This is an optimization exercise on Yosys and OpenROAD, whose aim is small area, a short achievable clock period and few clock cycles per item, not a production implementation.
RTL that was checked went through simulation tests only; none was proved equivalent to the original.
The series may have gaps, and a smaller design here may also do less where the tests do not look.
The RTL of run 2 was laid out without a check of its function.

==> design/flow/design.v <==
module padder1 (in, byte_num, out);
  input      [63:0]  in;
  input      [2:0]   byte_num;
  output reg [63:0]  out;
  always @ (*)
    case (byte_num)
      0: out =             64'h0600000000000000;
      1: out = {in[63:56], 56'h06000000000000};
      2: out = {in[63:48], 48'h060000000000};
      3: out = {in[63:40], 40'h0600000000};
      4: out = {in[63:32], 32'h06000000};
      5: out = {in[63:24], 24'h060000};
      6: out = {in[63:16], 16'h0600};
      7: out = {in[63:8],   8'h06};
    endcase
endmodule
module padder #(
  parameter r       = 576,   
  parameter c       = 1024,  
  parameter d       = 512,   
  parameter BUF_SZ  = 9      
) (clk, reset, in, in_ready, is_last, byte_num, buffer_full, out, out_ready, f_ack);
    input                         clk, reset;
    input      [63:0]             in;
    input                         in_ready, is_last;
    input      [2:0]              byte_num;
    output                        buffer_full;  
    output reg [r-1:0]            out;          
    output                        out_ready;    
    input                         f_ack;        
    reg                           state;       
    reg                           done;         
    reg        [BUF_SZ-1:0]       i;            
    wire       [63:0]             v0;           
    reg        [63:0]             v1;           
    wire                          accept,       
                                  update;
    assign buffer_full = i[BUF_SZ-1];
    assign out_ready = buffer_full;
    assign accept = (~ state) & in_ready & (~ buffer_full);  
    assign update = (accept | (state & (~ buffer_full))) & (~ done);  
    always @ (posedge clk)
      if (reset)
        out <= 0;
      else if (update)
        out <= {out[0 +: (r - 64)], v1};
    always @ (posedge clk)
      if (reset)
        i <= 0;
      else if (f_ack | update)
        i <= {i[BUF_SZ-2:0], 1'b1} & {BUF_SZ{~ f_ack}};
    always @ (posedge clk)
      if (reset)
        state <= 0;
      else if (is_last)
        state <= 1;
    always @ (posedge clk)
      if (reset)
        done <= 0;
      else if (state & out_ready)
        done <= 1;
    padder1 p0 (in, byte_num, v0);
    always @ (*)
      begin
        if (state)
          begin
            v1 = 0;
            v1[7] = v1[7] | i[BUF_SZ-2];  
          end
        else if (is_last == 0)
          v1 = in;
        else
          begin
            v1 = v0;
            v1[7] = v1[7] | i[BUF_SZ-2];
          end
      end
endmodule
module rconst2in1(i, rc1, rc2);
    input  [11:0] i;
    output [63:0] rc1, rc2;
    reg    [63:0] rc1, rc2;
    always @ (i)
      begin
        rc1 = 0;
        rc1[0] = i[0] | i[2] | i[3] | i[5] | i[6] | i[7] | i[10] | i[11];
        rc1[1] = i[1] | i[2] | i[4] | i[6] | i[8] | i[9];
        rc1[3] = i[1] | i[2] | i[4] | i[5] | i[6] | i[7] | i[9];
        rc1[7] = i[1] | i[2] | i[3] | i[4] | i[6] | i[7] | i[10];
        rc1[15] = i[1] | i[2] | i[3] | i[5] | i[6] | i[7] | i[8] | i[9] | i[10];
        rc1[31] = i[3] | i[5] | i[6] | i[10] | i[11];
        rc1[63] = i[1] | i[3] | i[7] | i[8] | i[10];
      end
    always @ (i)
      begin
        rc2 = 0;
        rc2[0] = i[2] | i[3] | i[6] | i[7];
        rc2[1] = i[0] | i[5] | i[6] | i[7] | i[9];
        rc2[3] = i[3] | i[4] | i[5] | i[6] | i[9] | i[11];
        rc2[7] = i[0] | i[4] | i[6] | i[8] | i[10];
        rc2[15] = i[0] | i[1] | i[3] | i[7] | i[10] | i[11];
        rc2[31] = i[1] | i[2] | i[5] | i[9] | i[11];
        rc2[63] = i[1] | i[3] | i[6] | i[7] | i[8] | i[9] | i[10] | i[11];
      end
endmodule
module round2in1(in, round_const_1, round_const_2, out);
    input  [1599:0] in;
    input  [63:0]   round_const_1, round_const_2;
    output [1599:0] out;
    wire   [63:0]   a[4:0][4:0];
    wire   [63:0]   b[4:0];
    wire   [63:0]   c[4:0][4:0], d[4:0][4:0], e[4:0][4:0], f[4:0][4:0], g[4:0][4:0];
    wire   [63:0]   bb[4:0];
    wire   [63:0]   cc[4:0][4:0], dd[4:0][4:0], ee[4:0][4:0], ff[4:0][4:0], gg[4:0][4:0];
    genvar x, y;
    generate
      for(y=0; y<5; y=y+1)
        begin : L0
          for(x=0; x<5; x=x+1)
            begin : L1
              assign a[x][y] = in[1599 - 64*(5*y+x) : 1599 - 64*(5*y+x) - 63];
            end
        end
    endgenerate
    generate
      for(x=0; x<5; x=x+1)
        begin : L2
          assign b[x] = a[x][0] ^ a[x][1] ^ a[x][2] ^ a[x][3] ^ a[x][4];
        end
    endgenerate
    generate
      for(y=0; y<5; y=y+1)
        begin : L3
          for(x=0; x<5; x=x+1)
            begin : L4
              assign c[x][y] = a[x][y] ^ b[(x == 0 ? 4 : x - 1)] ^ {b[(x == 4 ? 0 : x + 1)][62:0], b[(x == 4 ? 0 : x + 1)][63]};
            end
        end
    endgenerate
    assign d[0][0] = c[0][0];
    assign d[1][0] = {c[1][0][62:0], c[1][0][63]};
    assign d[2][0] = {c[2][0][63-62:0], c[2][0][63:63-62+1]};
    assign d[3][0] = {c[3][0][63-28:0], c[3][0][63:63-28+1]};
    assign d[4][0] = {c[4][0][63-27:0], c[4][0][63:63-27+1]};
    assign d[0][1] = {c[0][1][63-36:0], c[0][1][63:63-36+1]};
    assign d[1][1] = {c[1][1][63-44:0], c[1][1][63:63-44+1]};
    assign d[2][1] = {c[2][1][63-6:0], c[2][1][63:63-6+1]};
    assign d[3][1] = {c[3][1][63-55:0], c[3][1][63:63-55+1]};
    assign d[4][1] = {c[4][1][63-20:0], c[4][1][63:63-20+1]};
    assign d[0][2] = {c[0][2][63-3:0], c[0][2][63:63-3+1]};
    assign d[1][2] = {c[1][2][63-10:0], c[1][2][63:63-10+1]};
    assign d[2][2] = {c[2][2][63-43:0], c[2][2][63:63-43+1]};
    assign d[3][2] = {c[3][2][63-25:0], c[3][2][63:63-25+1]};
    assign d[4][2] = {c[4][2][63-39:0], c[4][2][63:63-39+1]};
    assign d[0][3] = {c[0][3][63-41:0], c[0][3][63:63-41+1]};
    assign d[1][3] = {c[1][3][63-45:0], c[1][3][63:63-45+1]};
    assign d[2][3] = {c[2][3][63-15:0], c[2][3][63:63-15+1]};
    assign d[3][3] = {c[3][3][63-21:0], c[3][3][63:63-21+1]};
    assign d[4][3] = {c[4][3][63-8:0], c[4][3][63:63-8+1]};
    assign d[0][4] = {c[0][4][63-18:0], c[0][4][63:63-18+1]};
    assign d[1][4] = {c[1][4][63-2:0], c[1][4][63:63-2+1]};
    assign d[2][4] = {c[2][4][63-61:0], c[2][4][63:63-61+1]};
    assign d[3][4] = {c[3][4][63-56:0], c[3][4][63:63-56+1]};
    assign d[4][4] = {c[4][4][63-14:0], c[4][4][63:63-14+1]};
    assign e[0][0] = d[0][0];
    assign e[0][2] = d[1][0];
    assign e[0][4] = d[2][0];
    assign e[0][1] = d[3][0];
    assign e[0][3] = d[4][0];
    assign e[1][3] = d[0][1];
    assign e[1][0] = d[1][1];
    assign e[1][2] = d[2][1];
    assign e[1][4] = d[3][1];
    assign e[1][1] = d[4][1];
    assign e[2][1] = d[0][2];
    assign e[2][3] = d[1][2];
    assign e[2][0] = d[2][2];
    assign e[2][2] = d[3][2];
    assign e[2][4] = d[4][2];
    assign e[3][4] = d[0][3];
    assign e[3][1] = d[1][3];
    assign e[3][3] = d[2][3];
    assign e[3][0] = d[3][3];
    assign e[3][2] = d[4][3];
    assign e[4][2] = d[0][4];
    assign e[4][4] = d[1][4];
    assign e[4][1] = d[2][4];
    assign e[4][3] = d[3][4];
    assign e[4][0] = d[4][4];
    generate
      for(y=0; y<5; y=y+1)
        begin : L5
          for(x=0; x<5; x=x+1)
            begin : L6
              assign f[x][y] = e[x][y] ^ ((~ e[(x == 4 ? 0 : x + 1)][y]) & e[(x == 3 ? 0 : x == 4 ? 1 : x + 2)][y]);
            end
        end
    endgenerate
    generate
      for(x=0; x<64; x=x+1)
        begin : L60
          if(x==0 || x==1 || x==3 || x==7 || x==15 || x==31 || x==63)
            assign g[0][0][x] = f[0][0][x] ^ round_const_1[x];
          else
            assign g[0][0][x] = f[0][0][x];
        end
    endgenerate
    generate
      for(y=0; y<5; y=y+1)
        begin : L7
          for(x=0; x<5; x=x+1)
            begin : L8
              if(x!=0 || y!=0)
                assign g[x][y] = f[x][y];
            end
        end
    endgenerate
    generate
      for(x=0; x<5; x=x+1)
        begin : L12
          assign bb[x] = g[x][0] ^ g[x][1] ^ g[x][2] ^ g[x][3] ^ g[x][4];
        end
    endgenerate
    generate
      for(y=0; y<5; y=y+1)
        begin : L13
          for(x=0; x<5; x=x+1)
            begin : L14
              assign cc[x][y] = g[x][y] ^ bb[(x == 0 ? 4 : x - 1)] ^ {bb[(x == 4 ? 0 : x + 1)][62:0], bb[(x == 4 ? 0 : x + 1)][63]};
            end
        end
    endgenerate
    assign dd[0][0] = cc[0][0];
    assign dd[1][0] = {cc[1][0][62:0], cc[1][0][63]};
    assign dd[2][0] = {cc[2][0][63-62:0], cc[2][0][63:63-62+1]};
    assign dd[3][0] = {cc[3][0][63-28:0], cc[3][0][63:63-28+1]};
    assign dd[4][0] = {cc[4][0][63-27:0], cc[4][0][63:63-27+1]};
    assign dd[0][1] = {cc[0][1][63-36:0], cc[0][1][63:63-36+1]};
    assign dd[1][1] = {cc[1][1][63-44:0], cc[1][1][63:63-44+1]};
    assign dd[2][1] = {cc[2][1][63-6:0], cc[2][1][63:63-6+1]};
    assign dd[3][1] = {cc[3][1][63-55:0], cc[3][1][63:63-55+1]};
    assign dd[4][1] = {cc[4][1][63-20:0], cc[4][1][63:63-20+1]};
    assign dd[0][2] = {cc[0][2][63-3:0], cc[0][2][63:63-3+1]};
    assign dd[1][2] = {cc[1][2][63-10:0], cc[1][2][63:63-10+1]};
    assign dd[2][2] = {cc[2][2][63-43:0], cc[2][2][63:63-43+1]};
    assign dd[3][2] = {cc[3][2][63-25:0], cc[3][2][63:63-25+1]};
    assign dd[4][2] = {cc[4][2][63-39:0], cc[4][2][63:63-39+1]};
    assign dd[0][3] = {cc[0][3][63-41:0], cc[0][3][63:63-41+1]};
    assign dd[1][3] = {cc[1][3][63-45:0], cc[1][3][63:63-45+1]};
    assign dd[2][3] = {cc[2][3][63-15:0], cc[2][3][63:63-15+1]};
    assign dd[3][3] = {cc[3][3][63-21:0], cc[3][3][63:63-21+1]};
    assign dd[4][3] = {cc[4][3][63-8:0], cc[4][3][63:63-8+1]};
    assign dd[0][4] = {cc[0][4][63-18:0], cc[0][4][63:63-18+1]};
    assign dd[1][4] = {cc[1][4][63-2:0], cc[1][4][63:63-2+1]};
    assign dd[2][4] = {cc[2][4][63-61:0], cc[2][4][63:63-61+1]};
    assign dd[3][4] = {cc[3][4][63-56:0], cc[3][4][63:63-56+1]};
    assign dd[4][4] = {cc[4][4][63-14:0], cc[4][4][63:63-14+1]};
    assign ee[0][0] = dd[0][0];
    assign ee[0][2] = dd[1][0];
    assign ee[0][4] = dd[2][0];
    assign ee[0][1] = dd[3][0];
    assign ee[0][3] = dd[4][0];
    assign ee[1][3] = dd[0][1];
    assign ee[1][0] = dd[1][1];
    assign ee[1][2] = dd[2][1];
    assign ee[1][4] = dd[3][1];
    assign ee[1][1] = dd[4][1];
    assign ee[2][1] = dd[0][2];
    assign ee[2][3] = dd[1][2];
    assign ee[2][0] = dd[2][2];
    assign ee[2][2] = dd[3][2];
    assign ee[2][4] = dd[4][2];
    assign ee[3][4] = dd[0][3];
    assign ee[3][1] = dd[1][3];
    assign ee[3][3] = dd[2][3];
    assign ee[3][0] = dd[3][3];
    assign ee[3][2] = dd[4][3];
    assign ee[4][2] = dd[0][4];
    assign ee[4][4] = dd[1][4];
    assign ee[4][1] = dd[2][4];
    assign ee[4][3] = dd[3][4];
    assign ee[4][0] = dd[4][4];
    generate
      for(y=0; y<5; y=y+1)
        begin : L15
          for(x=0; x<5; x=x+1)
            begin : L16
              assign ff[x][y] = ee[x][y] ^ ((~ ee[(x == 4 ? 0 : x + 1)][y]) & ee[(x == 3 ? 0 : x == 4 ? 1 : x + 2)][y]);
            end
        end
    endgenerate
    generate
      for(x=0; x<64; x=x+1)
        begin : L160
          if(x==0 || x==1 || x==3 || x==7 || x==15 || x==31 || x==63)
            assign gg[0][0][x] = ff[0][0][x] ^ round_const_2[x];
          else
            assign gg[0][0][x] = ff[0][0][x];
        end
    endgenerate
    generate
      for(y=0; y<5; y=y+1)
        begin : L17
          for(x=0; x<5; x=x+1)
            begin : L18
              if(x!=0 || y!=0)
                assign gg[x][y] = ff[x][y];
            end
        end
    endgenerate
    generate
      for(y=0; y<5; y=y+1)
        begin : L99
          for(x=0; x<5; x=x+1)
            begin : L100
              assign out[1599 - 64*(5*y+x) : 1599 - 64*(5*y+x) - 63] = gg[x][y];
            end
        end
    endgenerate
endmodule
module f_permutation #(
  parameter r = 576,   
  parameter c = 1024,  
  parameter d = 512    
) (clk, resetn, in, in_ready, ack, out, out_ready);
    input                     clk, resetn;
    input      [r-1:0]        in;
    input                     in_ready;
    output                    ack;
    output reg [1599:0]       out;
    output reg                out_ready;
    reg        [10:0]         i;  
    wire       [1599:0]       round_in, round_out;
    wire       [63:0]         rc1, rc2;
    wire                      update;
    wire                      accept;
    reg                       calc;  
    reg                       ready_tick;
    assign accept = in_ready & (~ calc);  
    always @ (posedge clk)
      if (resetn) i <= 0;
      else       i <= {i[9:0], accept};
    always @ (posedge clk)
      if (resetn) calc <= 0;
      else       calc <= (calc & (~ i[10])) | accept;
    assign update = calc | accept;
    assign ack = accept;
    always @ (posedge clk)
      if (resetn) begin
        out_ready <= 0;
        ready_tick <= 0;
      end else if (accept)
        out_ready <= 0;
      else if (i[10] & ~ready_tick) begin  
        out_ready <= 1;
        ready_tick <= 1;
      end else begin
        out_ready <= 0;
        ready_tick <= 0;
      end
    assign round_in = accept ? {in ^ out[1599 -: r], out[0 +: c]} : out;
    rconst2in1
      rconst_ (
        .i({i, accept}), .rc1(rc1), .rc2(rc2)
      );
    round2in1
      round_ (
        .in(round_in), 
        .round_const_1(rc1), 
        .round_const_2(rc2), 
        .out(round_out)
      );
    always @ (posedge clk)
      if (resetn)
        out <= 0;
      else if (update)
        out <= round_out;
endmodule
module keccak #(
  parameter r       = 576,   
  parameter c       = 1024,  
  parameter d       = 512    
) (clk, reset, in, in_ready, is_last, byte_num, buffer_full, out, out_ready);
  input                 clk, reset;
  input       [63:0]    in;
  input                 in_ready, is_last;
  input       [2:0]     byte_num;
  output                buffer_full;         
  output      [d-1:0]   out;
  output reg            out_ready;
  reg                   state;              
  wire        [r-1:0]   padder_out,
                        padder_out_1;        
  wire                  padder_out_ready;
  wire                  f_ack;
  wire        [1599:0]  f_out;
  wire                  f_out_ready;
  wire        [d-1:0]   out1;                
  reg         [10:0]    i;                   
  genvar w, b;
  localparam OUTPUT_W = (d == 'd256) ? 4  : 8;   
  localparam PADDER_W = (d == 'd256) ? 17 : 9;   
  assign out1 = f_out[1599 -: d];
  always @ (posedge clk)
    if (reset)
      i <= 0;
    else
      i <= {i[9:0], state & f_ack};
  always @ (posedge clk)
    if (reset)
      state <= 0;
    else if (is_last)
      state <= 1;
  generate
    for(w=0; w<OUTPUT_W; w=w+1)
      begin : L0
        for(b=0; b<8; b=b+1)
          begin : L1
            assign out[(((w)*64 + (b)*8) + 7):((w)*64 + (b)*8)] = out1[(((w)*64 + (7-b)*8) + 7):((w)*64 + (7-b)*8)];
          end
      end
  endgenerate
  generate
    for(w=0; w<PADDER_W; w=w+1)
      begin : L2
        for(b=0; b<8; b=b+1)
          begin : L3
            assign padder_out[(((w)*64 + (b)*8) + 7):((w)*64 + (b)*8)] = padder_out_1[(((w)*64 + (7-b)*8) + 7):((w)*64 + (7-b)*8)];
          end
      end
  endgenerate
  always @ (posedge clk)
    if (reset)
      out_ready <= 0;
    else if (i[10])
      out_ready <= 1;
  padder #(.r(r), .c(c), .BUF_SZ(r/64))  
    padder_ (clk, reset, in, in_ready, is_last, byte_num, buffer_full, padder_out_1, padder_out_ready, f_ack);
  f_permutation #(.r(r), .c(c))
    f_permutation_ (clk, reset, padder_out, padder_out_ready, f_ack, f_out, f_out_ready);
endmodule
==> design/flow/run.sh <==
#!/bin/bash
# synth_recipe.tcl (not shown) runs the flow's synth.tcl, then flattens the netlist and writes it again
# the make line also repeats each setting of config.mk as NAME=value (left out here)
make -C /OpenROAD-flow-scripts/flow DESIGN_CONFIG=/design/flow/config.mk WORK_HOME=/design/flow/orfs CLKGATE_MAP_FILE= SYNTH_SCRIPT=/design/flow/synth_recipe.tcl finish
==> design/flow/config.mk <==
export PLATFORM = sky130hd
export DESIGN_NAME = keccak
export DESIGN_NICKNAME = keccak
export VERILOG_FILES = /design/flow/design.v
export SDC_FILE = /design/flow/constraint.sdc
export NUM_CORES = 8
export LEC_CHECK = 0
export CAP_MARGIN = 50
export CORE_MARGIN = 2
export CORE_UTILIZATION = 30
export PLACE_DENSITY = 0.4
export SLEW_MARGIN = 50
==> design/flow/constraint.sdc <==
create_clock -name core_clock -period 10.0 [get_ports {clk}]
set_input_delay 2.0000 -clock core_clock [delete_from_list [all_inputs] [get_ports {clk}]]
set_output_delay 2.0000 -clock core_clock [all_outputs]
set_load 0.01 [all_outputs]
==> run summary, run 1 <==
- Outcome: finished clean
- Initial antenna violation count: a little over 400
- CP startpoint: padder_.i[8]$_SDFFE_PP0P_
- Root buffer cell: clkbuf_16
- Max Cap Viol: 0
- Area used by multi-input combinational logic: 197000 um2
- Top cells by area, synth: xnor3_1, dfxtp_1, xnor2_1
- Commonest non-fill, non-tap cell in the layout: nand2_1
- TritonCTS sink count: approximately 2.2k
- GRT Overall Usage: 0.629
- Final setup fails: 0
- Worst Tran Pin Value: between 1000 and 1500 ps
- Crit Path Category: flip-flop to flip-flop
- Setup TNS: 0 ps
- GR Util met2: 0.795
- Worst setup EP type: flip-flop
- R2R Setup Slk: between 1500 and 2000 ps
- Drt first-iter violations: approximately 47k
- CP max FO: 48
- Yosys top cell area share: 0.319
- Area of the core: 802000 um2
- Synth Flop Type: dfxtp_1
- Last element of the critical path: f_permutation_.out[608]$_SDFFE_PP0P_
- Largest net degree at the start of global routing: 115
- Final Net Count: between 20k and 25k
- R2R Path Start: padder_.i[8]$_SDFFE_PP0P_
- First drt pass iteration count: 10
- Worst r2r path cells: 15
- Distinct cells, synth: 77
- Number of flops mapped to enable cells by yosys: 0
- Post-synthesis area per instance: 10.5 um2
- Routed Antenna Nets: 0
- Port bufs: between 500 and 600
- CTS tree: done
- Clock-pin slew on the worst setup and hold paths: ~60 ps
- Grt total ovfl: 0
- Max frequency: 121 MHz
- RSZ-0062 raised after global routing: false
- Sequential area share after synthesis: 0.183
- Fin crit share: 0.824
- Die area: 812000 um2
- Routed vias/inst: 6.61
- Worst Hold Class: flip-flop to flip-flop
- Final RePlAce weighted congestion: approximately 1.3
- Synthesized area: around 240000 um2
- Clock buffer depth: 4
- Slew Limit Fails: 0
- Vias in the first global route: roughly 190k
- GRT met3 Usage: 0.473
- GRT Max-Usage Layer: met2
Testbench counts for the RTL of run 1, summed over its fixed seeds: cycles 3,036, bytes 9,368.
==> run 1: kinds of logic after synthesis <==
| kind of cell | share of synthesized area |
|---|---|
| buf+inv | 0.0365 |
| mux | 0.000373 |
| flops | 0.183 |
| xor+xnor | 0.597 |
| compound gates | 0.0573 |
| simple gates | 0.125 |
==> run 1: cells in the mapped netlist, types with 11 or more instances <==
library cell	number
buf_1	13
xor3_2	19
nor2_1	1731
or4_1	14
and3_1	17
nand3_1	151
buf_6	37
and2_1	17
nand3b_1	151
a211o_1	19
clkbuf_1	645
nor3b_1	21
xor2_1	2027
nor2b_1	522
a22o_1	14
inv_1	21
xnor2_2	124
nor4_1	22
nor2_2	38
a22oi_1	37
xnor2_1	3492
a21oi_1	613
nand2_1	3549
o211ai_1	22
nor3_1	65
nor2_4	11
xnor3_1	3418
nand4_1	36
a211oi_1	368
buf_2	269
o21ai_0	1080
dfxtp_1	2211
xnor3_2	12
o211a_1	11
o21ai_1	82
or3_1	85
xor3_1	497
nand2b_1	449
xor2_2	71
a31oi_1	53
xor2_4	13
buf_4	596
and4_1	14
a311oi_1	56
xnor2_4	102
==> run 1: through the flow <==
step	std cells	setup WS [ps]	hold slack, ps
floorplan	22900	5600	411
global placement	33900	-984	434
detailed placement	34100	2330	427
CTS	34600	2290	439
global route	34800	2370	459
finish	35300	1760	441
==> run 1: state kept, by name, summed over array words and instances, names as in the netlist <==
| name | count |
|---|---|
| f_permutation_.calc | 1 |
| padder_.i | 9 |
| i | 11 |
| f_permutation_.i | 11 |
| out_ready | 1 |
| padder_.done | 1 |
| f_permutation_.out | 1600 |
| padder_.state | 1 |
| padder_.out | 576 |
==> run 1: how the worst min path moves through the flow <==
stage | from | to | slack [ps] | cells past startpoint
final | i[3]$_SDFF_PP0_ | i[4]$_SDFF_PP0_ | 440 | 1
after global routing | i[3]$_SDFF_PP0_ | i[4]$_SDFF_PP0_ | 460 | 1
after CTS | i[0]$_SDFF_PP0_ | i[1]$_SDFF_PP0_ | 440 | 1
after detailed placement | i[1]$_SDFF_PP0_ | i[2]$_SDFF_PP0_ | 430 | 1
after global placement | i[1]$_SDFF_PP0_ | i[2]$_SDFF_PP0_ | 430 | 1
after floorplan | i[10]$_SDFF_PP0_ | out_ready$_SDFFE_PP0P_ | 410 | 2
==> run 1: per-layer routing <==
layer / wire [um] / vias to the layer above
li1: - / 78200
met1: 851000 / 120000
met2: 952000 / 26300
met3: 458000 / 8194
met4: 370000 / 190
met5: 16000 / -
==> run 1: layout make-up <==
class / instances / area share
clock buffer: 444 / 0.0318
clock inverter: 133 / 0.00686
antenna: 608 / 0.00529
tap: 10600 / 0.0461
inverter: 22 / 0.000313
multi-input combinational: 19100 / 0.686
timing repair buffer: 2151 / 0.0694
sequential: 2211 / 0.154
==> run 1: worst max-delay path: stages, from the launching register on <==
cell      delay (ps)
dfxtp_4          610
nand2b_4         540
buf_12           390
buf_16           240
nor2_1           330
xnor3_4          730
xnor3_2          790
nor2b_1          300
xnor2_1          420
xor2_1           250
xor3_1           690
xnor3_2          700
nor2_1           410
xor2_2           640
buf_4            330
a211oi_1         100
Figure 1. Full-chip view from the flow's report step (run 1).
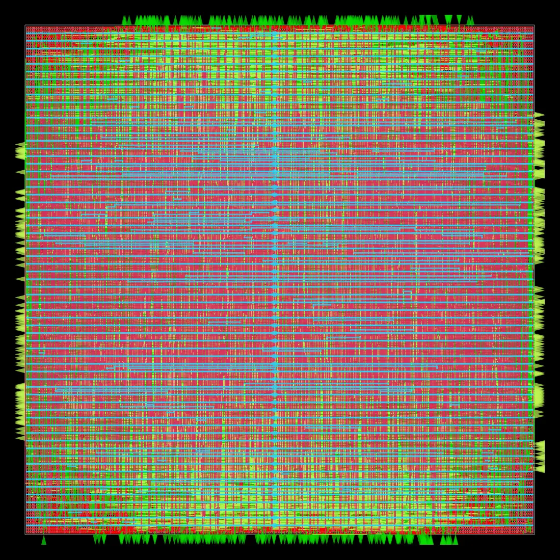
Layout Cells excl Fill: 35.3k
design area: 288000 um2
Die H: 901 um
Final Util: 0.359
Post-Route WL: 2650000 um

Figure 2. Register map, names as in the netlist (run 1).
The bar under the picture is 200 um long. Other sequential cells in the stronger gray, the rest of the logic in the fainter gray.
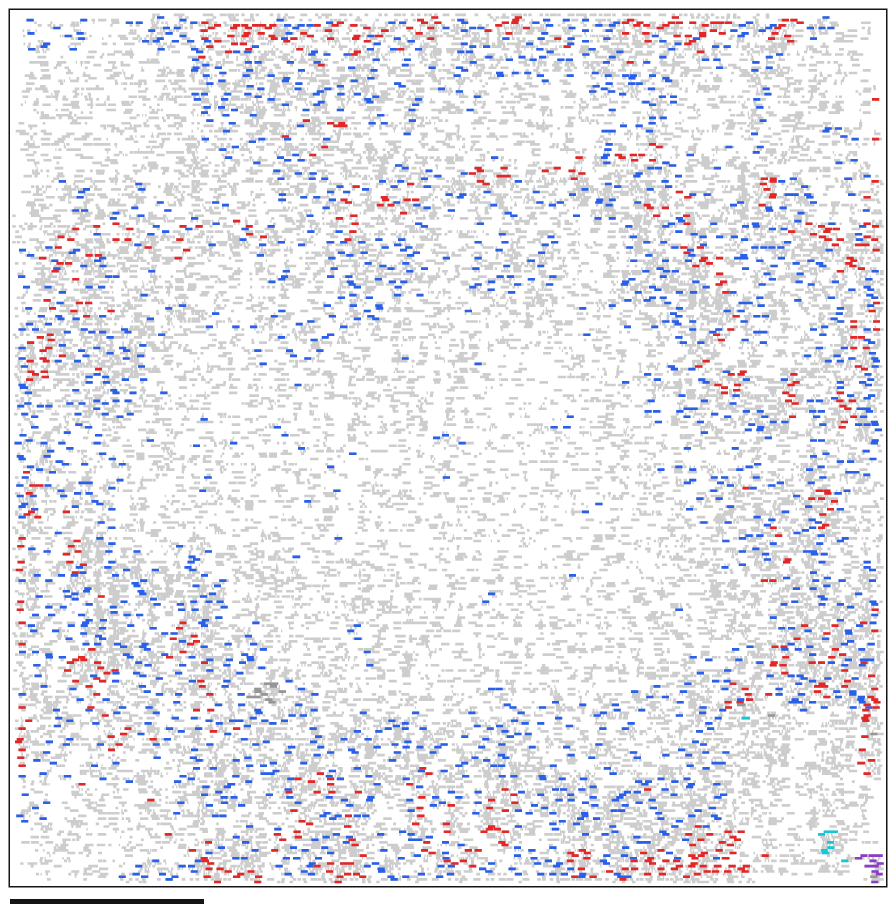
| color | name in the netlist | flops | where |
|---|---|---|---|
| blue | f_permutation_.out | 1600 | widely spread |
| cyan | padder_.i | 9 | lower right |
| red | padder_.out | 576 | widely spread |
| purple | i | 11 | lower right |
not colored: 15
Reg area: 44300 um2
Seq area share: 0.154

Figure 3. Metal 2 (run 1).
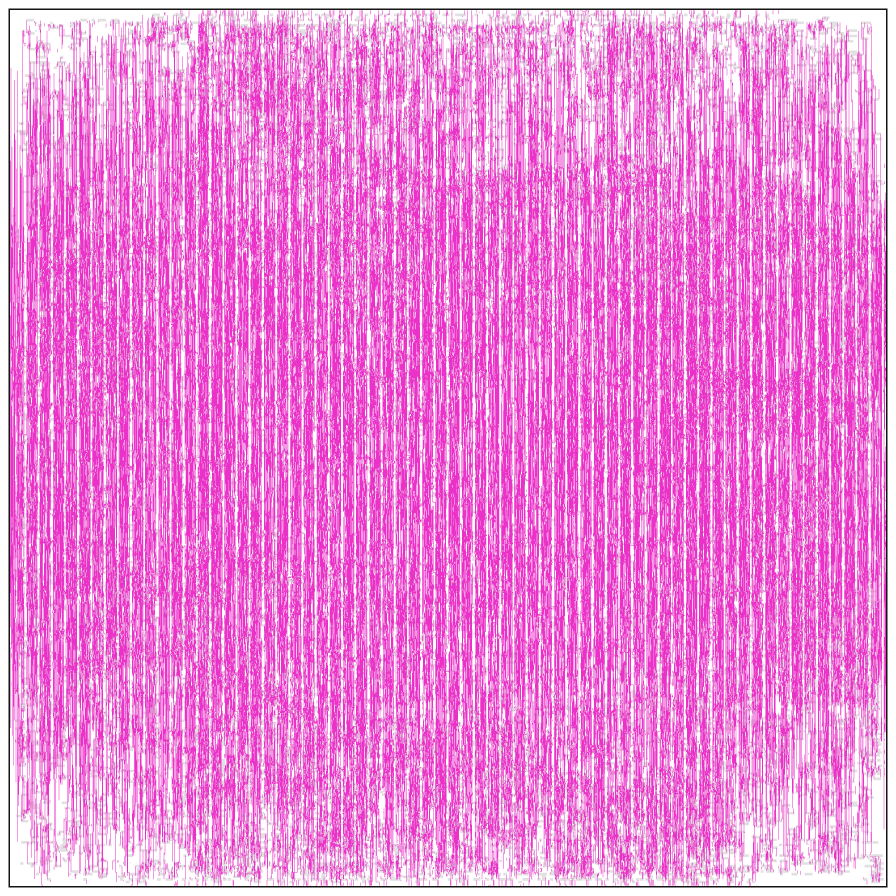
main direction: vertical
share of all routed wire: 36%
nets with wire on the layer: 20129
wire length on this layer: 952 mm
longest straight run: 524 um

Figure 4. Signal wires on met1 (run 1).
The bar under the picture is 200 um long. Supply wires on this layer in gray.
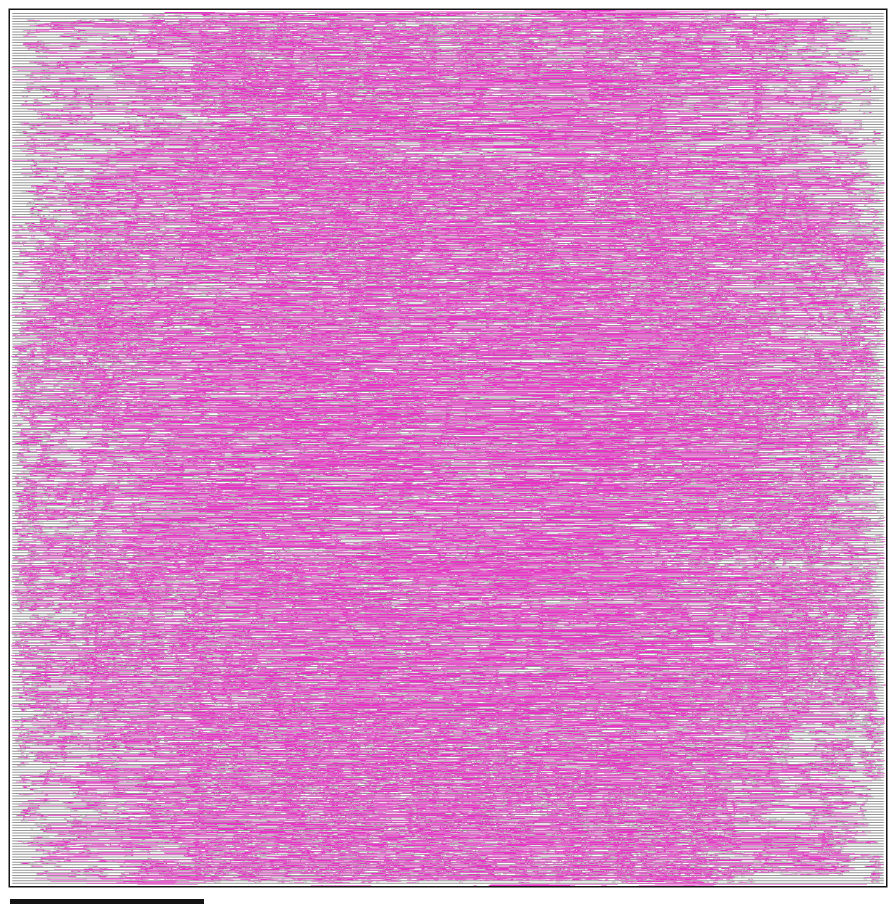
main direction: horizontal
wire length on this layer: 851 mm
Vias: 233k
grt met1 use: 0.615

## Run 2: files that changed since run 1, shown whole
==> design/flow/design.v <==
module keccak (clk, reset, in, in_ready, is_last, byte_num, buffer_full, out, out_ready);
  input              clk, reset;
  input      [63:0]  in;
  input              in_ready, is_last;
  input      [2:0]   byte_num;
  output reg         buffer_full;
  output     [511:0] out;
  output reg         out_ready;
  reg  [63:0] st [0:24];       
  reg  [3:0]  cnt;             
  reg  [4:0]  rnd;             
  reg         perm;            
  reg         last;            
  wire        take = in_ready & ~buffer_full;
  wire [63:0] w_sw;
  reg  [63:0] w_pad;
  genvar gi;
  generate
    for (gi = 0; gi < 8; gi = gi + 1) begin : SW
      assign w_sw[8*gi +: 8] = in[63-8*gi -: 8];
    end
  endgenerate
  integer k;
  always @(*) begin
    for (k = 0; k < 8; k = k + 1)
      if (~is_last || k < byte_num)
        w_pad[8*k +: 8] = w_sw[8*k +: 8];
      else if (k == byte_num)
        w_pad[8*k +: 8] = 8'h06;
      else
        w_pad[8*k +: 8] = 8'h00;
  end
  function integer rotc(input integer i);
    case (i)
       0: rotc =  0;  1: rotc =  1;  2: rotc = 62;  3: rotc = 28;  4: rotc = 27;
       5: rotc = 36;  6: rotc = 44;  7: rotc =  6;  8: rotc = 55;  9: rotc = 20;
      10: rotc =  3; 11: rotc = 10; 12: rotc = 43; 13: rotc = 25; 14: rotc = 39;
      15: rotc = 41; 16: rotc = 45; 17: rotc = 15; 18: rotc = 21; 19: rotc =  8;
      20: rotc = 18; 21: rotc =  2; 22: rotc = 61; 23: rotc = 56; default: rotc = 14;
    endcase
  endfunction
  wire [63:0] c [0:4];
  wire [63:0] d [0:4];
  wire [63:0] th [0:24];
  wire [63:0] b [0:24];
  wire [63:0] ro [0:24];
  reg  [63:0] rc;
  genvar x, y;
  generate
    for (x = 0; x < 5; x = x + 1) begin : TC
      assign c[x] = st[x] ^ st[x+5] ^ st[x+10] ^ st[x+15] ^ st[x+20];
    end
    for (x = 0; x < 5; x = x + 1) begin : TD
      assign d[x] = c[(x+4)%5] ^ {c[(x+1)%5][62:0], c[(x+1)%5][63]};
    end
    for (y = 0; y < 5; y = y + 1) begin : RY
      for (x = 0; x < 5; x = x + 1) begin : RX
        assign th[x+5*y] = st[x+5*y] ^ d[x];
        if (rotc(x+5*y) == 0) begin : R0
          assign b[y+5*((2*x+3*y)%5)] = th[x+5*y];
        end else begin : RN
          assign b[y+5*((2*x+3*y)%5)] =
            {th[x+5*y][63-rotc(x+5*y):0], th[x+5*y][63:64-rotc(x+5*y)]};
        end
      end
    end
    for (y = 0; y < 5; y = y + 1) begin : CY
      for (x = 0; x < 5; x = x + 1) begin : CX
        if (x == 0 && y == 0) begin : I0
          assign ro[0] = b[0] ^ (~b[1] & b[2]) ^ rc;
        end else begin : IN
          assign ro[x+5*y] = b[x+5*y] ^ (~b[(x+1)%5+5*y] & b[(x+2)%5+5*y]);
        end
      end
    end
  endgenerate
  always @(*) begin
    rc = 64'd0;
    case (rnd)
       0: rc = 64'h0000000000000001;  1: rc = 64'h0000000000008082;
       2: rc = 64'h800000000000808A;  3: rc = 64'h8000000080008000;
       4: rc = 64'h000000000000808B;  5: rc = 64'h0000000080000001;
       6: rc = 64'h8000000080008081;  7: rc = 64'h8000000000008009;
       8: rc = 64'h000000000000008A;  9: rc = 64'h0000000000000088;
      10: rc = 64'h0000000080008009; 11: rc = 64'h000000008000000A;
      12: rc = 64'h000000008000808B; 13: rc = 64'h800000000000008B;
      14: rc = 64'h8000000000008089; 15: rc = 64'h8000000000008003;
      16: rc = 64'h8000000000008002; 17: rc = 64'h8000000000000080;
      18: rc = 64'h000000000000800A; 19: rc = 64'h800000008000000A;
      20: rc = 64'h8000000080008081; 21: rc = 64'h8000000000008080;
      22: rc = 64'h0000000080000001; 23: rc = 64'h8000000080008008;
      default: rc = 64'd0;
    endcase
  end
  generate
    for (gi = 0; gi < 25; gi = gi + 1) begin : ST
      always @(posedge clk)
        if (reset)
          st[gi] <= 64'd0;
        else if (perm)
          st[gi] <= ro[gi];
        else if (gi < 9) begin
          if (take && cnt == gi)
            st[gi] <= st[gi] ^ w_pad ^ ((gi == 8 && is_last) ? 64'h8000000000000000 : 64'd0);
          else if (gi == 8 && take && is_last)
            st[gi] <= st[gi] ^ 64'h8000000000000000;
        end
    end
  endgenerate
  always @(posedge clk)
    if (reset) begin
      cnt <= 0;
      rnd <= 0;
      perm <= 0;
      last <= 0;
      buffer_full <= 0;
      out_ready <= 0;
    end else if (perm) begin
      rnd <= rnd + 1'b1;
      if (rnd == 5'd23) begin
        rnd <= 0;
        perm <= 0;
        if (last)
          out_ready <= 1;
        else
          buffer_full <= 0;
      end
    end else if (take) begin
      if (is_last || cnt == 4'd8) begin
        cnt <= 0;
        perm <= 1;
        buffer_full <= 1;
        last <= is_last;
      end else
        cnt <= cnt + 1'b1;
    end
  generate
    for (gi = 0; gi < 64; gi = gi + 1) begin : OUT
      assign out[511-8*gi -: 8] = st[gi/8][8*(gi%8) +: 8];
    end
  endgenerate
endmodule
Figure 5. Full-chip view from the flow's report step (run 2).
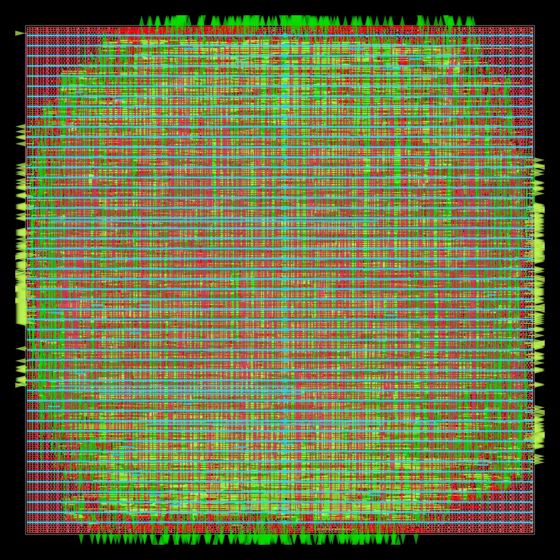
design area: 164000 um2
# IOs: 585
Layout Cells excl Fill: 19.8k

Figure 6. Signal wires on met1 (run 2).
The bar under the picture is 200 um long. Supply wires on this layer in gray.
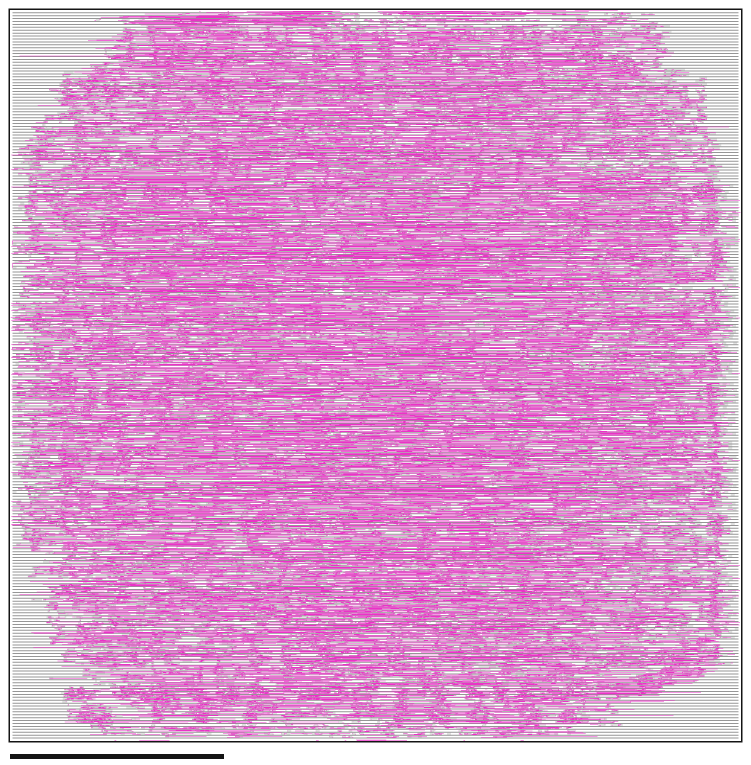
wire length on this layer: 415 mm
share of all routed wire: 38%
longest straight run: 322 um

==> run summary, run 2 <==
- Outcome: finished clean
- Largest net degree at the start of global routing: roughly 140
- Top cells by area, synth: xnor3_1, dfxtp_1, xnor2_1
- Distinct cells, synth: between 60 and 70
- Crit-path slowest cell: dfxtp_1
- First drt pass iteration count: 7
- Worst-path cell chain: clkdlybuf4s50_1
- Commonest non-fill, non-tap cell in the layout: xnor2_1
- Max frequency: 215 MHz
- Post-synthesis area per instance: 10.8 um2
- Grt total ovfl: 0
- Vias in the first global route: between 100k and 150k
- Synthesized area: 138000 um2
- Placed cells: 19.2k
- Post-synth top cells: xnor2_1, xnor3_1, dfxtp_1
- Area used by multi-input combinational logic: 105000 um2
- Top reg by flops: st
- Die H: approximately 680 um
- Clock buffer depth: 4
- CP max FO: 4
- Crit-path leading delay family: flip-flops
- Area of the core: roughly 460000 um2
- Max reg flops: about 1.6k
- TritonCTS sink count: ~1.6k
- Routed Antenna Nets: 0
- Setup TNS: 0 ps
- Reg area: approximately 32000 um2
- Initial antenna violation count: about 190
- Root buffer cell: clkbuf_16
- Crit path buf inv count: 1
- Final setup fails: 0
- Slew Limit Fails: 0
- Yosys top cell area share: 0.270
- Crit Path Category: flip-flop to primary output
- Post-Route WL: 1100000 um
- Vias: roughly 120k
- Drt first-iter violations: around 20k
[run 2: stage by stage]
| step | util | hold WS (ps) | setup WS (ps) | instance area [um2] |
|---|---|---|---|---|
| floorplan | - | 461 | 6050 | 138000 |
| global placement | 0.331 | 494 | 3890 | 152000 |
| detailed placement | 0.338 | 496 | 4640 | 155000 |
| CTS | 0.355 | 508 | 5440 | 163000 |
| global route | 0.355 | 524 | 5450 | 163000 |
| finish | 0.356 | 497 | 5340 | 164000 |
[run 2: path summary, 6_finish.rpt]
path / from / to / depth (start not counted) / slack (ps)
hold reg to reg: out_ready$_SDFFE_PP0P_ / out_ready$_SDFFE_PP0P_ / 2 / 500
setup reg to reg: perm$_SDFF_PP0_ / st[11][39]$_SDFFE_PP0P_ / 8 / 5910
hold / removal: out_ready$_SDFFE_PP0P_ / out_ready$_SDFFE_PP0P_ / 2 / 500
setup / recovery: st[6][34]$_SDFFE_PP0P_ / out[90] / 1 / 5340
[run 2: area by class of cell]
cell class              instances  share of cell area
diodes                        147             0.00225
clock buffers                 357              0.0431
clock inverters                76             0.00480
inverters                      11            0.000253
multi-input cells           10400               0.640
flip-flops and latches       1620               0.198
well taps                    6149              0.0470
repair buffers               1033              0.0636
[run 2: cells by family (layout without fill, tap and decap cells)]
| group | Yosys count | after routing | share of synthesized area |
|---|---|---|---|
| AO/OA/AOI/OAI | 3054 | 3054 | 0.137 |
| flip-flops | 1620 | 1620 | 0.235 |
| other | 0 | 147 | 0 |
| AND/OR/NAND/NOR | 3069 | 3069 | 0.105 |
| multiplexers | 12 | 12 | 0.000924 |
| buffers and inverters | 738 | 1477 | 0.0202 |
| XOR/XNOR | 4287 | 4287 | 0.500 |
| adder cells (fa/ha/maj) | 12 | 12 | 0.00109 |
[run 2: routing by layer]
layer / GRT usage / routed length [um]
met5: 0.00876 / 1730
met4: 0.405 / 117000
met3: 0.180 / 139000
met2: 0.618 / 430000
met1: 0.562 / 415000
Figure 7. Register map, names as in the netlist (run 2).
The bar under the picture is 200 um long. Other sequential cells in the stronger gray, the rest of the logic in the fainter gray.
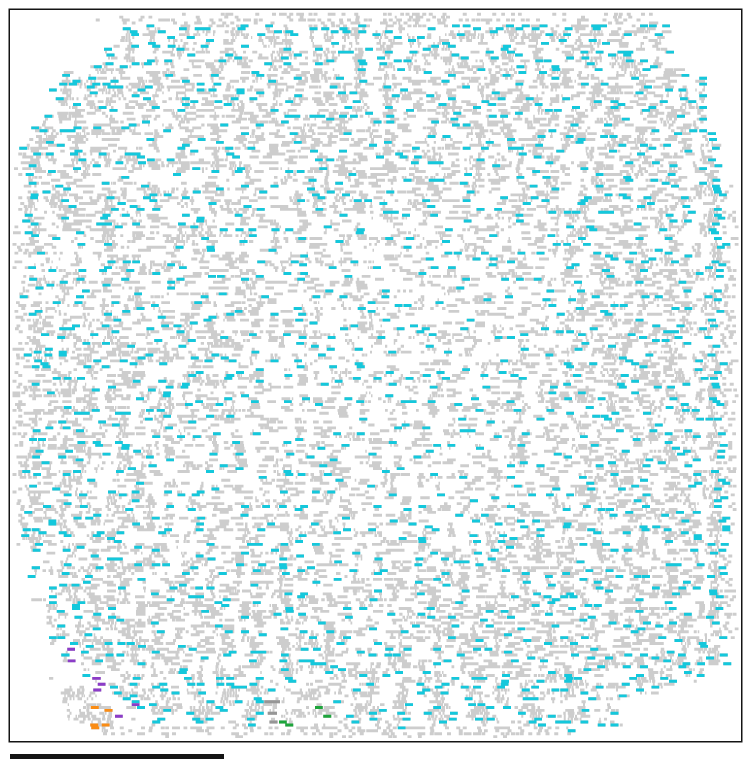

==> run 3: a larger rewrite; changed files in full <==
==> design/flow/design.v <==
module kc_andn (b, c, y);
  input  [63:0] b, c;
  output [63:0] y;
  assign y = ~b & c;
endmodule
module kc_and (s, w, y);
  input         s;
  input  [63:0] w;
  output [63:0] y;
  assign y = {64{s}} & w;
endmodule
module kc_xor (a, b, y);
  input  [63:0] a, b;
  output [63:0] y;
  assign y = a ^ b;
endmodule
module kc_upd (perm, keep, r, q, d);
  input         perm, keep;
  input  [63:0] r, q;
  output [63:0] d;
  assign d = ({64{perm}} & r) | ({64{keep}} & q);
endmodule
module keccak (clk, reset, in, in_ready, is_last, byte_num, buffer_full, out, out_ready);
  input              clk, reset;
  input      [63:0]  in;
  input              in_ready, is_last;
  input      [2:0]   byte_num;
  output reg         buffer_full;
  output     [511:0] out;
  output reg         out_ready;
  reg  [63:0] st [0:24];       
  reg  [8:0]  ptr;             
  reg  [4:0]  rnd;             
  reg         perm;            
  reg         last;            
  reg  [24:0] perm_l;          
  reg  [24:0] keep_l;          
  wire end_blk = in_ready & (is_last | ptr[8]) & ~buffer_full;
  wire end_prm = perm & (rnd == 5'd23);
  wire perm_nx = ~reset & (perm ? ~end_prm : end_blk);
  always @(posedge clk) begin
    perm_l <= {25{perm_nx}};
    keep_l <= {25{~reset & ~perm_nx}};
  end
  always @(posedge clk)
    if (reset) begin
      ptr <= 9'd1;
      rnd <= 0;
      perm <= 0;
      last <= 0;
      buffer_full <= 0;
      out_ready <= 0;
    end else begin
      perm <= perm_nx;
      if (perm) begin
        rnd <= end_prm ? 5'd0 : rnd + 1'b1;
        if (end_prm) begin
          if (last)
            out_ready <= 1;
          else begin
            buffer_full <= 0;
            ptr <= 9'd1;
          end
        end
      end else if (in_ready & ~buffer_full) begin
        if (is_last | ptr[8]) begin
          ptr <= 0;
          buffer_full <= 1;
          last <= is_last;
        end else
          ptr <= {ptr[7:0], 1'b0};
      end
    end
  wire [63:0] w_sw;
  reg  [63:0] w_pad;
  genvar gi;
  generate
    for (gi = 0; gi < 8; gi = gi + 1) begin : SW
      assign w_sw[8*gi +: 8] = in[63-8*gi -: 8];
    end
  endgenerate
  integer k;
  always @(*) begin
    for (k = 0; k < 8; k = k + 1)
      if (~is_last || k < byte_num)
        w_pad[8*k +: 8] = w_sw[8*k +: 8];
      else if (k == byte_num)
        w_pad[8*k +: 8] = 8'h06;
      else
        w_pad[8*k +: 8] = 8'h00;
  end
  wire [63:0] w8 = ({64{ptr[8]}} & w_pad) ^ {is_last, 63'd0};
  wire [8:0]  sel = {in_ready & (ptr[8] | (is_last & ~buffer_full)), ptr[7:0] & {8{in_ready}}};
  function integer rotc(input integer i);
    case (i)
       0: rotc =  0;  1: rotc =  1;  2: rotc = 62;  3: rotc = 28;  4: rotc = 27;
       5: rotc = 36;  6: rotc = 44;  7: rotc =  6;  8: rotc = 55;  9: rotc = 20;
      10: rotc =  3; 11: rotc = 10; 12: rotc = 43; 13: rotc = 25; 14: rotc = 39;
      15: rotc = 41; 16: rotc = 45; 17: rotc = 15; 18: rotc = 21; 19: rotc =  8;
      20: rotc = 18; 21: rotc =  2; 22: rotc = 61; 23: rotc = 56; default: rotc = 14;
    endcase
  endfunction
  wire [63:0] c [0:4];
  wire [63:0] d [0:4];
  wire [63:0] th [0:24];
  wire [63:0] b [0:24];
  wire [63:0] ch [0:24];
  wire [63:0] ro [0:24];
  wire [63:0] nx [0:24];
  reg  [63:0] rc;
  genvar x, y;
  generate
    for (x = 0; x < 5; x = x + 1) begin : TC
      wire [63:0] p01, p23, p234;
      kc_xor x01 (st[x], st[x+5], p01);
      kc_xor x23 (st[x+10], st[x+15], p23);
      kc_xor x234 (p23, st[x+20], p234);
      kc_xor xc (p01, p234, c[x]);
    end
    for (x = 0; x < 5; x = x + 1) begin : TD
      kc_xor dx (c[(x+4)%5], {c[(x+1)%5][62:0], c[(x+1)%5][63]}, d[x]);
    end
    for (y = 0; y < 5; y = y + 1) begin : RY
      for (x = 0; x < 5; x = x + 1) begin : RX
        kc_xor tx (st[x+5*y], d[x], th[x+5*y]);
        if (rotc(x+5*y) == 0) begin : R0
          assign b[y+5*((2*x+3*y)%5)] = th[x+5*y];
        end else begin : RN
          assign b[y+5*((2*x+3*y)%5)] =
            {th[x+5*y][63-rotc(x+5*y):0], th[x+5*y][63:64-rotc(x+5*y)]};
        end
      end
    end
    for (y = 0; y < 5; y = y + 1) begin : CY
      for (x = 0; x < 5; x = x + 1) begin : CX
        wire [63:0] an;
        kc_andn ax (b[(x+1)%5+5*y], b[(x+2)%5+5*y], an);
        kc_xor cx (b[x+5*y], an, ch[x+5*y]);
        if (x == 0 && y == 0) begin : I0
          assign ro[0] = ch[0] ^ rc;
        end else begin : IN
          assign ro[x+5*y] = ch[x+5*y];
        end
      end
    end
  endgenerate
  always @(*) begin
    case (rnd)
       0: rc = 64'h0000000000000001;  1: rc = 64'h0000000000008082;
       2: rc = 64'h800000000000808A;  3: rc = 64'h8000000080008000;
       4: rc = 64'h000000000000808B;  5: rc = 64'h0000000080000001;
       6: rc = 64'h8000000080008081;  7: rc = 64'h8000000000008009;
       8: rc = 64'h000000000000008A;  9: rc = 64'h0000000000000088;
      10: rc = 64'h0000000080008009; 11: rc = 64'h000000008000000A;
      12: rc = 64'h000000008000808B; 13: rc = 64'h800000000000008B;
      14: rc = 64'h8000000000008089; 15: rc = 64'h8000000000008003;
      16: rc = 64'h8000000000008002; 17: rc = 64'h8000000000000080;
      18: rc = 64'h000000000000800A; 19: rc = 64'h800000008000000A;
      20: rc = 64'h8000000080008081; 21: rc = 64'h8000000000008080;
      22: rc = 64'h0000000080000001; 23: rc = 64'h8000000080008008;
      default: rc = 64'd0;
    endcase
  end
  generate
    for (gi = 0; gi < 25; gi = gi + 1) begin : ST
      if (gi < 9) begin : RT
        wire [63:0] h, m;
        kc_upd u (perm_l[gi], keep_l[gi], ro[gi], st[gi], h);
        kc_and a (sel[gi], gi == 8 ? w8 : w_pad, m);
        kc_xor xi (h, m, nx[gi]);
      end else begin : CP
        kc_upd u (perm_l[gi], keep_l[gi], ro[gi], st[gi], nx[gi]);
      end
      always @(posedge clk)
        st[gi] <= nx[gi];
    end
  endgenerate
  generate
    for (gi = 0; gi < 64; gi = gi + 1) begin : OUT
      assign out[511-8*gi -: 8] = st[gi/8][8*(gi%8) +: 8];
    end
  endgenerate
endmodule
==> design/flow/config.mk <==
export PLATFORM = sky130hd
export DESIGN_NAME = keccak
export DESIGN_NICKNAME = keccak
export VERILOG_FILES = /design/flow/design.v
export SDC_FILE = /design/flow/constraint.sdc
export NUM_CORES = 8
export LEC_CHECK = 0
export CAP_MARGIN = 50
export CORE_MARGIN = 2
export CORE_UTILIZATION = 30
export PLACE_DENSITY = 0.4
export SLEW_MARGIN = 50
export SYNTH_HIERARCHICAL = 1
Figure 8. Register map, names as in the netlist (run 3).
The bar under the picture is 200 um long. Other sequential cells in the stronger gray, the rest of the logic in the fainter gray.
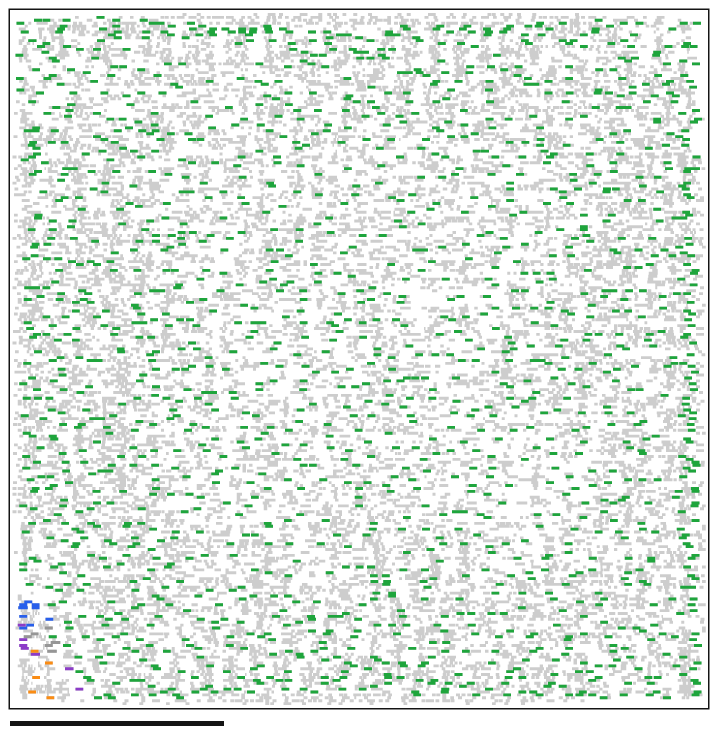
| color | name in the netlist | flops | where |
|---|---|---|---|
| purple | rc | 7 | lower left |
| blue | ptr | 9 | lower left |
| orange | rnd | 5 | lower left |
| green | st | 1600 | widely spread |
not colored: 6
Final Util: 0.400
Seq area share: 0.194
Reg area: 32600 um2

==> run summary, run 3 <==
- R2R Path Start: st[12][26]$_DFF_P_
- Final setup fails: 0
- Routed Antenna Nets: 0
- Die area: roughly 430000 um2
- Synth Area in Simple Gates: 0.218
- First drt pass iteration count: 5
- Hold depth: 2
- Crit path buf inv count: 1
- Post-synthesis compound-gate area fraction: 0.114
- Port bufs: 584
- Hold Path Origin: ptr[7]$_SDFFE_PP0P_
- Outcome: finished clean
- Area post-placement: around 160000 um2
- Routed vias/inst: 5.34
- Crit Path Category: flip-flop to primary output
- RSZ-0062 raised after global routing: false
- Distinct cells, synth: 62
- Grt total ovfl: 0
- CTS tree: done
- Largest net degree at the start of global routing: around 120
- Worst r2r path cells: 12
- GRT Overall Usage: 0.450
- Post-synthesis area per instance: between 10 and 15 um2
- Vias in the first global route: between 90k and 100k
- Max frequency: 223 MHz
- Synthesized area: ~130000 um2
- Crit-path slowest cell: dfxtp_1
- Die H: about 650 um
- Worst-path cell chain: clkdlybuf4s50_1
- Commonest non-fill, non-tap cell in the layout: xor2_1
- Initial antenna violation count: 64
- Critical Path Max Stage Delay: a little under 800 ps
- Proportion of synthesized area in mux cells: 0.000495
- Final Net Count: 12.9k
- Main combinational cell family by area after synthesis: XOR/XNOR gates
Testbench counts for the RTL of run 3, summed over its fixed seeds: cycles 5,495, bytes 9,368.
Figure 9. Signal wires on met1 (run 3).
The bar under the picture is 200 um long. Supply wires on this layer in gray.
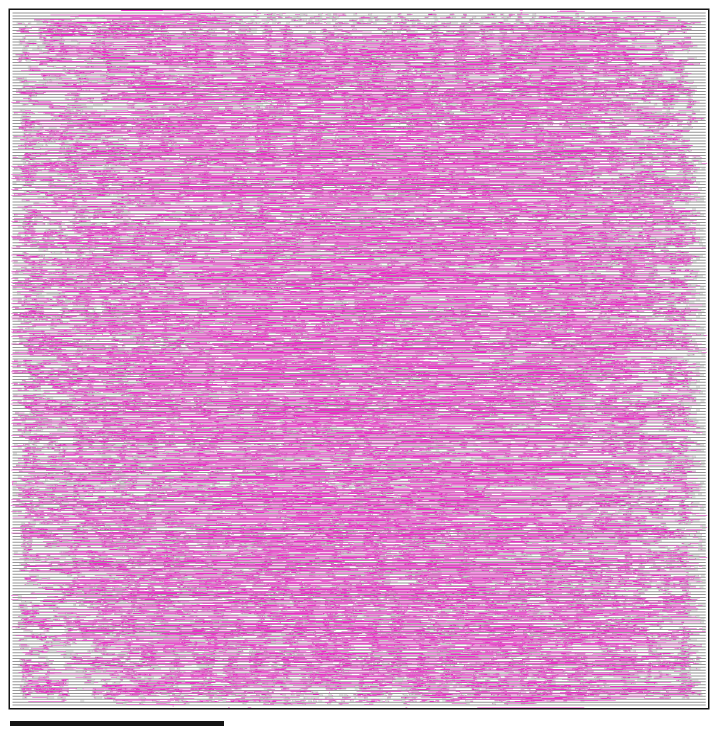
longest straight run: 392 um
wire length on this layer: 387 mm
share of all routed wire: 39%
main direction: horizontal
grt met1 use: 0.547
Vias: 99.1k
Post-Route WL: 987000 um

-- run 3: worst max-delay path by stage --
| stage | from | to | slack (ps) |
|---|---|---|---|
| 2_1_floorplan | reset | rc[3]$_DFF_P_ | 6290 |
| 3_3_place_gp | in_ready | st[5][63]$_DFF_P_ | 4780 |
| 3_5_place_dp | byte_num[1] | st[8][9]$_DFF_P_ | 5040 |
| 4_1_cts | st[4][45]$_DFF_P_ | out[213] | 5480 |
| 5_1_grt | st[4][45]$_DFF_P_ | out[213] | 5540 |
| 6_report | st[3][55]$_DFF_P_ | out[271] | 5520 |
-- run 3: worst min-delay path, delay by kind of cell (launching register included) --
family / cells / cell delay [ps]
AOI/OAI and AO/OA: 1 / 50
DFF: 1 / 320
and+or+nand+nor: 1 / 60
-- run 3: per-stage QoR --
stage	worst slack [ps]	cells	hold WS [ps]
6_report	5520	18600	469
5_1_grt	5540	18500	520
4_1_cts	5480	18500	466
3_5_place_dp	5040	18100	460
3_3_place_gp	4780	18000	462
2_1_floorplan	6290	11500	441
-- run 3: layout make-up --
type | count | area [um2] | area share
antenna | 19 | 47.5 | 0.000283
sequential | 1627 | 32600 | 0.194
clock inverter | 62 | 811 | 0.00483
timing repair buffer | 1515 | 15300 | 0.0912
clock buffer | 355 | 6970 | 0.0416
tap | 5520 | 6910 | 0.0412
multi-input combinational | 9453 | 105000 | 0.626
inverter | 10 | 40.0 | 0.000239
-- run 3: modules after synthesis (local to each module, per instance) --
| module | cells inside | copies in the design | flops+latches | cell area, um2 |
|---|---|---|---|---|
| kc_andn | 64 | 25 | 0 | 881 |
| keccak | 1966 | 1 | 1627 | 34700 |
| kc_xor | 64 | 84 | 0 | 561 |
| kc_and | 70 | 9 | 0 | 510 |
| kc_upd | 78 | 25 | 0 | 718 |
-- run 3: per-layer routing --
| metal | share of wire | routed length [um] | vias up | global-route usage |
|---|---|---|---|---|
| met5 | 0.000034 | 34 | - | 0 |
| met4 | 0.093 | 91800 | 6 | 0.337 |
| met3 | 0.098 | 96300 | 1434 | 0.147 |
| met2 | 0.42 | 412000 | 5099 | 0.661 |
| met1 | 0.39 | 387000 | 53000 | 0.547 |
| li1 | - | - | 39600 | - |
-- run 3: cells by family after synthesis --
kind of cell               count (synthesis)
AOI/OAI and AO/OA                       1660
xor gates and xnor gates                5386
adders and majority gates                  8
buffers and inverters                    442
DFF                                     1627
muxes                                      4
and+or+nand+nor                         2395
Figure 10. Full-chip view from the flow's report step (run 3).
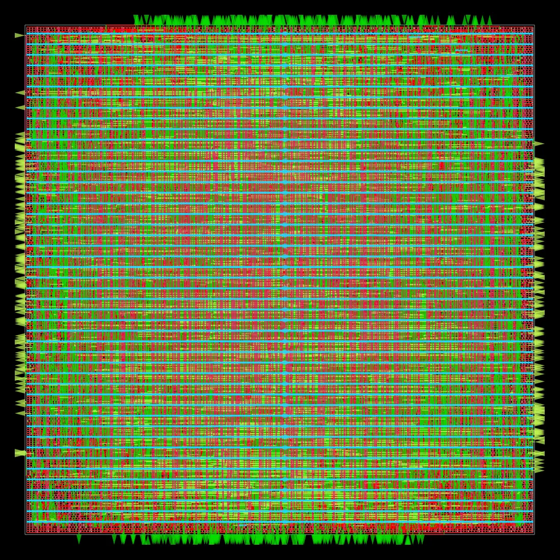

--- run 4 (diff from run 3) ---
==> design/flow/config.mk (replaced) <==
export PLATFORM = sky130hd
export DESIGN_NAME = keccak
export DESIGN_NICKNAME = keccak
export VERILOG_FILES = /design/flow/design.v
export SDC_FILE = /design/flow/constraint.sdc
export NUM_CORES = 8
export LEC_CHECK = 0
export CAP_MARGIN = 20
export CORE_MARGIN = 2
export CORE_UTILIZATION = 55
export PLACE_DENSITY = 0.65
export SLEW_MARGIN = 20
export SYNTH_HIERARCHICAL = 1
Figure 11. Full-chip view from the flow's report step (run 4).
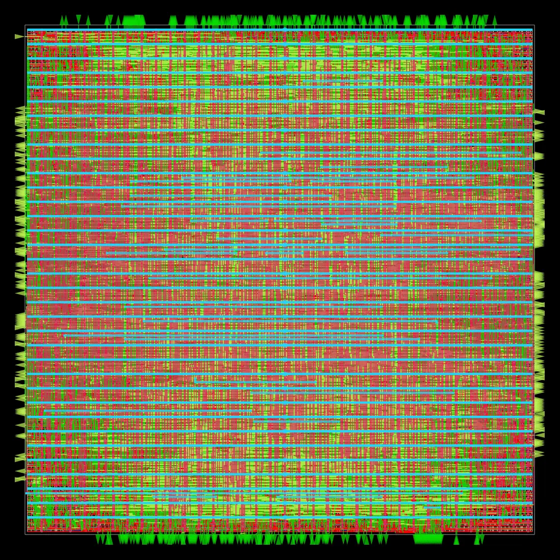
Layout Cells excl Fill: 15.6k
width of the die: 483 um
die area: 234000 um2
design area: 147000 um2
row count: 175

==> run summary, run 4 <==
- Worst Tran Pin Value: ~1500 ps
- Outcome: failed layout checks
- CP max FO: 5
- Sequential area share after synthesis: 0.258
- Layout check faults: capacitance limit, slew limit
- Routed Antenna Nets: 0
- Drt first-iter violations: roughly 19k
- RSZ-0062 raised after global routing: false
- Max Cap Viol: 3
- Top cells by area, synth: xor2_1, dfxtp_1, nor2b_4
- Crit-path slowest cell: xor2_1
- Max frequency: ~210 MHz
- Slew Limit Fails: 4
- Synth Flop Type: dfxtp_1
- Most common cell in the netlist: xor2_1
- Root buffer cell: clkbuf_16
- Port bufs: about 600
- Worst-path cell chain: xor2_1 > xor2_1 > xor2_1 > xor2_1 > xor2_1 > nor2b_4 > xor2_1 > a22o_1
- Setup TNS: 0 ps
- Final RePlAce weighted congestion: roughly 1.3
- Distinct cells, synth: between 60 and 70
- Final Net Count: 12.4k
- Crit path buf inv count: 0
- Critical Path Max Stage Delay: about 1200 ps
- First drt pass iteration count: 10
- Routed vias/inst: between 6 and 7
Figure 12. Signal wires on met1 (run 4).
The bar under the picture is 100 um long. Supply wires on this layer in gray.
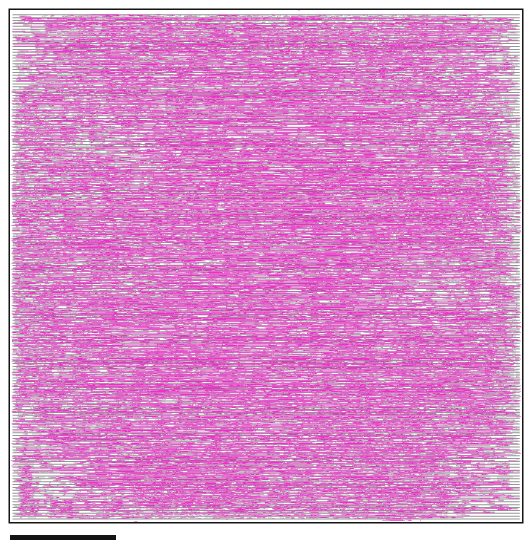
longest straight run: 229 um
wire length on this layer: 245 mm
nets with wire on the layer: 11755
grt met1 use: 0.648
Vias: 104k
Post-Route WL: 767000 um

==> run 4: cell count changes in the layout (fill, tap and decap cells not counted), moves of 20 or more <==
cell,before,now
buf_12,35,15
buf_16,96,2
buf_4,774,477
clkbuf_1,56,33
clkbuf_16,235,199
xor2_1,4052,4863
xor2_2,828,458
xor2_4,504,63
==> run 4: per-stage QoR <==
step | instance area (um2) | hold slack, ps | worst slack [ps] | std cells
final | 147000 | 489 | 5240 | 15600
after global routing | 147000 | 520 | 5530 | 15500
after CTS | 146000 | 489 | 5710 | 15500
after detailed placement | 139000 | 479 | 4860 | 15200
after global placement | 139000 | 469 | 4860 | 15200
after floorplan | 126000 | 441 | 6290 | 11500
==> run 4: cell type report <==
class                   instances  area, um2
clock inverters                77       1020
inverters                      10       40.0
well taps                    3009       3760
flip-flops and latches       1627      32600
diodes                         10       25.0
multi-input cells            9453      94000
fillers                     18200      80800
repair buffers               1080       9790
clock buffers                 287       5860
==> run 4: layer usage <==
layer	global-route usage	up-vias	share of wire
met5	0.145	-	0.0067
met4	0.648	60	0.14
met3	0.420	3162	0.18
met2	0.810	9430	0.36
met1	0.648	52100	0.32
li1	-	39200	-
==> run 4: tightest hold or removal path: cells and delay by family (launching register included) <==
family	cells	cell delay (ps)
compound gates	1	60
flops	1	320
simple gates	1	70
==> run 4: modules after synthesis (local to each module, per instance) <==
module   times used  flip-flops and latches  cell area (um2)  cells inside
keccak            1                    1627            34700          1966
kc_andn          25                       0              881            64
kc_upd           25                       0              718            78
kc_xor           84                       0              561            64
kc_and            9                       0              510            70
==> run 4: cells by family after synthesis <==
logic type,share of synthesized area
DFF,0.258
xor gates and xnor gates,0.373
buffers and inverters,0.0347
adders and majority gates,0.000792
muxes,0.000495
and+or+nand+nor,0.218
AOI/OAI and AO/OA,0.114
==> run 4: path summary, 6_finish.rpt <==
kind	slack (ps)	to	cells past startpoint	startpoint
worst max-delay path	5240	st[16][60]$_DFF_P_	8	st[16][45]$_DFF_P_
worst min-delay path	490	ptr[6]$_SDFFE_PP0P_	2	ptr[5]$_SDFFE_PP0P_
worst max register to register	5240	st[16][60]$_DFF_P_	8	st[16][45]$_DFF_P_
worst min register to register	490	ptr[6]$_SDFFE_PP0P_	2	ptr[5]$_SDFFE_PP0P_

==> re-timing with driven ports <==
The results above use ideal ports. As a check the final layouts listed here were re-extracted and re-timed, cells and wires unchanged. Step 1 assumes that a clkbuf_16 drives the clock port and a buf_2 every other input. Step 2 moves the port delays by t, midway between the first and last clock arrival at a register: inputs arrive t later, outputs are due t later. That takes back most of the time a late clock gives input paths. Three values: no drivers, after step 1, after step 2; two values: the first two.
run | t (ns) | slack for setup (ns) | clock arrival spread, ns | slew at the worst register clock pin (ns)
run 1 | 1.361 | 1.759 / 1.759 / 1.759 | 0.110 / 0.109 | 0.09 / 0.09
run 2 | 1.139 | 5.344 / 5.214 / 4.470 | 0.071 / 0.071 | 0.07 / 0.07
run 3 | 1.122 | 5.523 / 5.402 / 4.901 | 0.062 / 0.063 | 0.07 / 0.07
run 4 | 1.011 | 5.237 / 5.237 / 4.693 | 0.042 / 0.042 | 0.07 / 0.07
For run 2, which loses most, drivers alone change the setup slack by -0.130 ns; drivers and shift together by -0.874 ns.
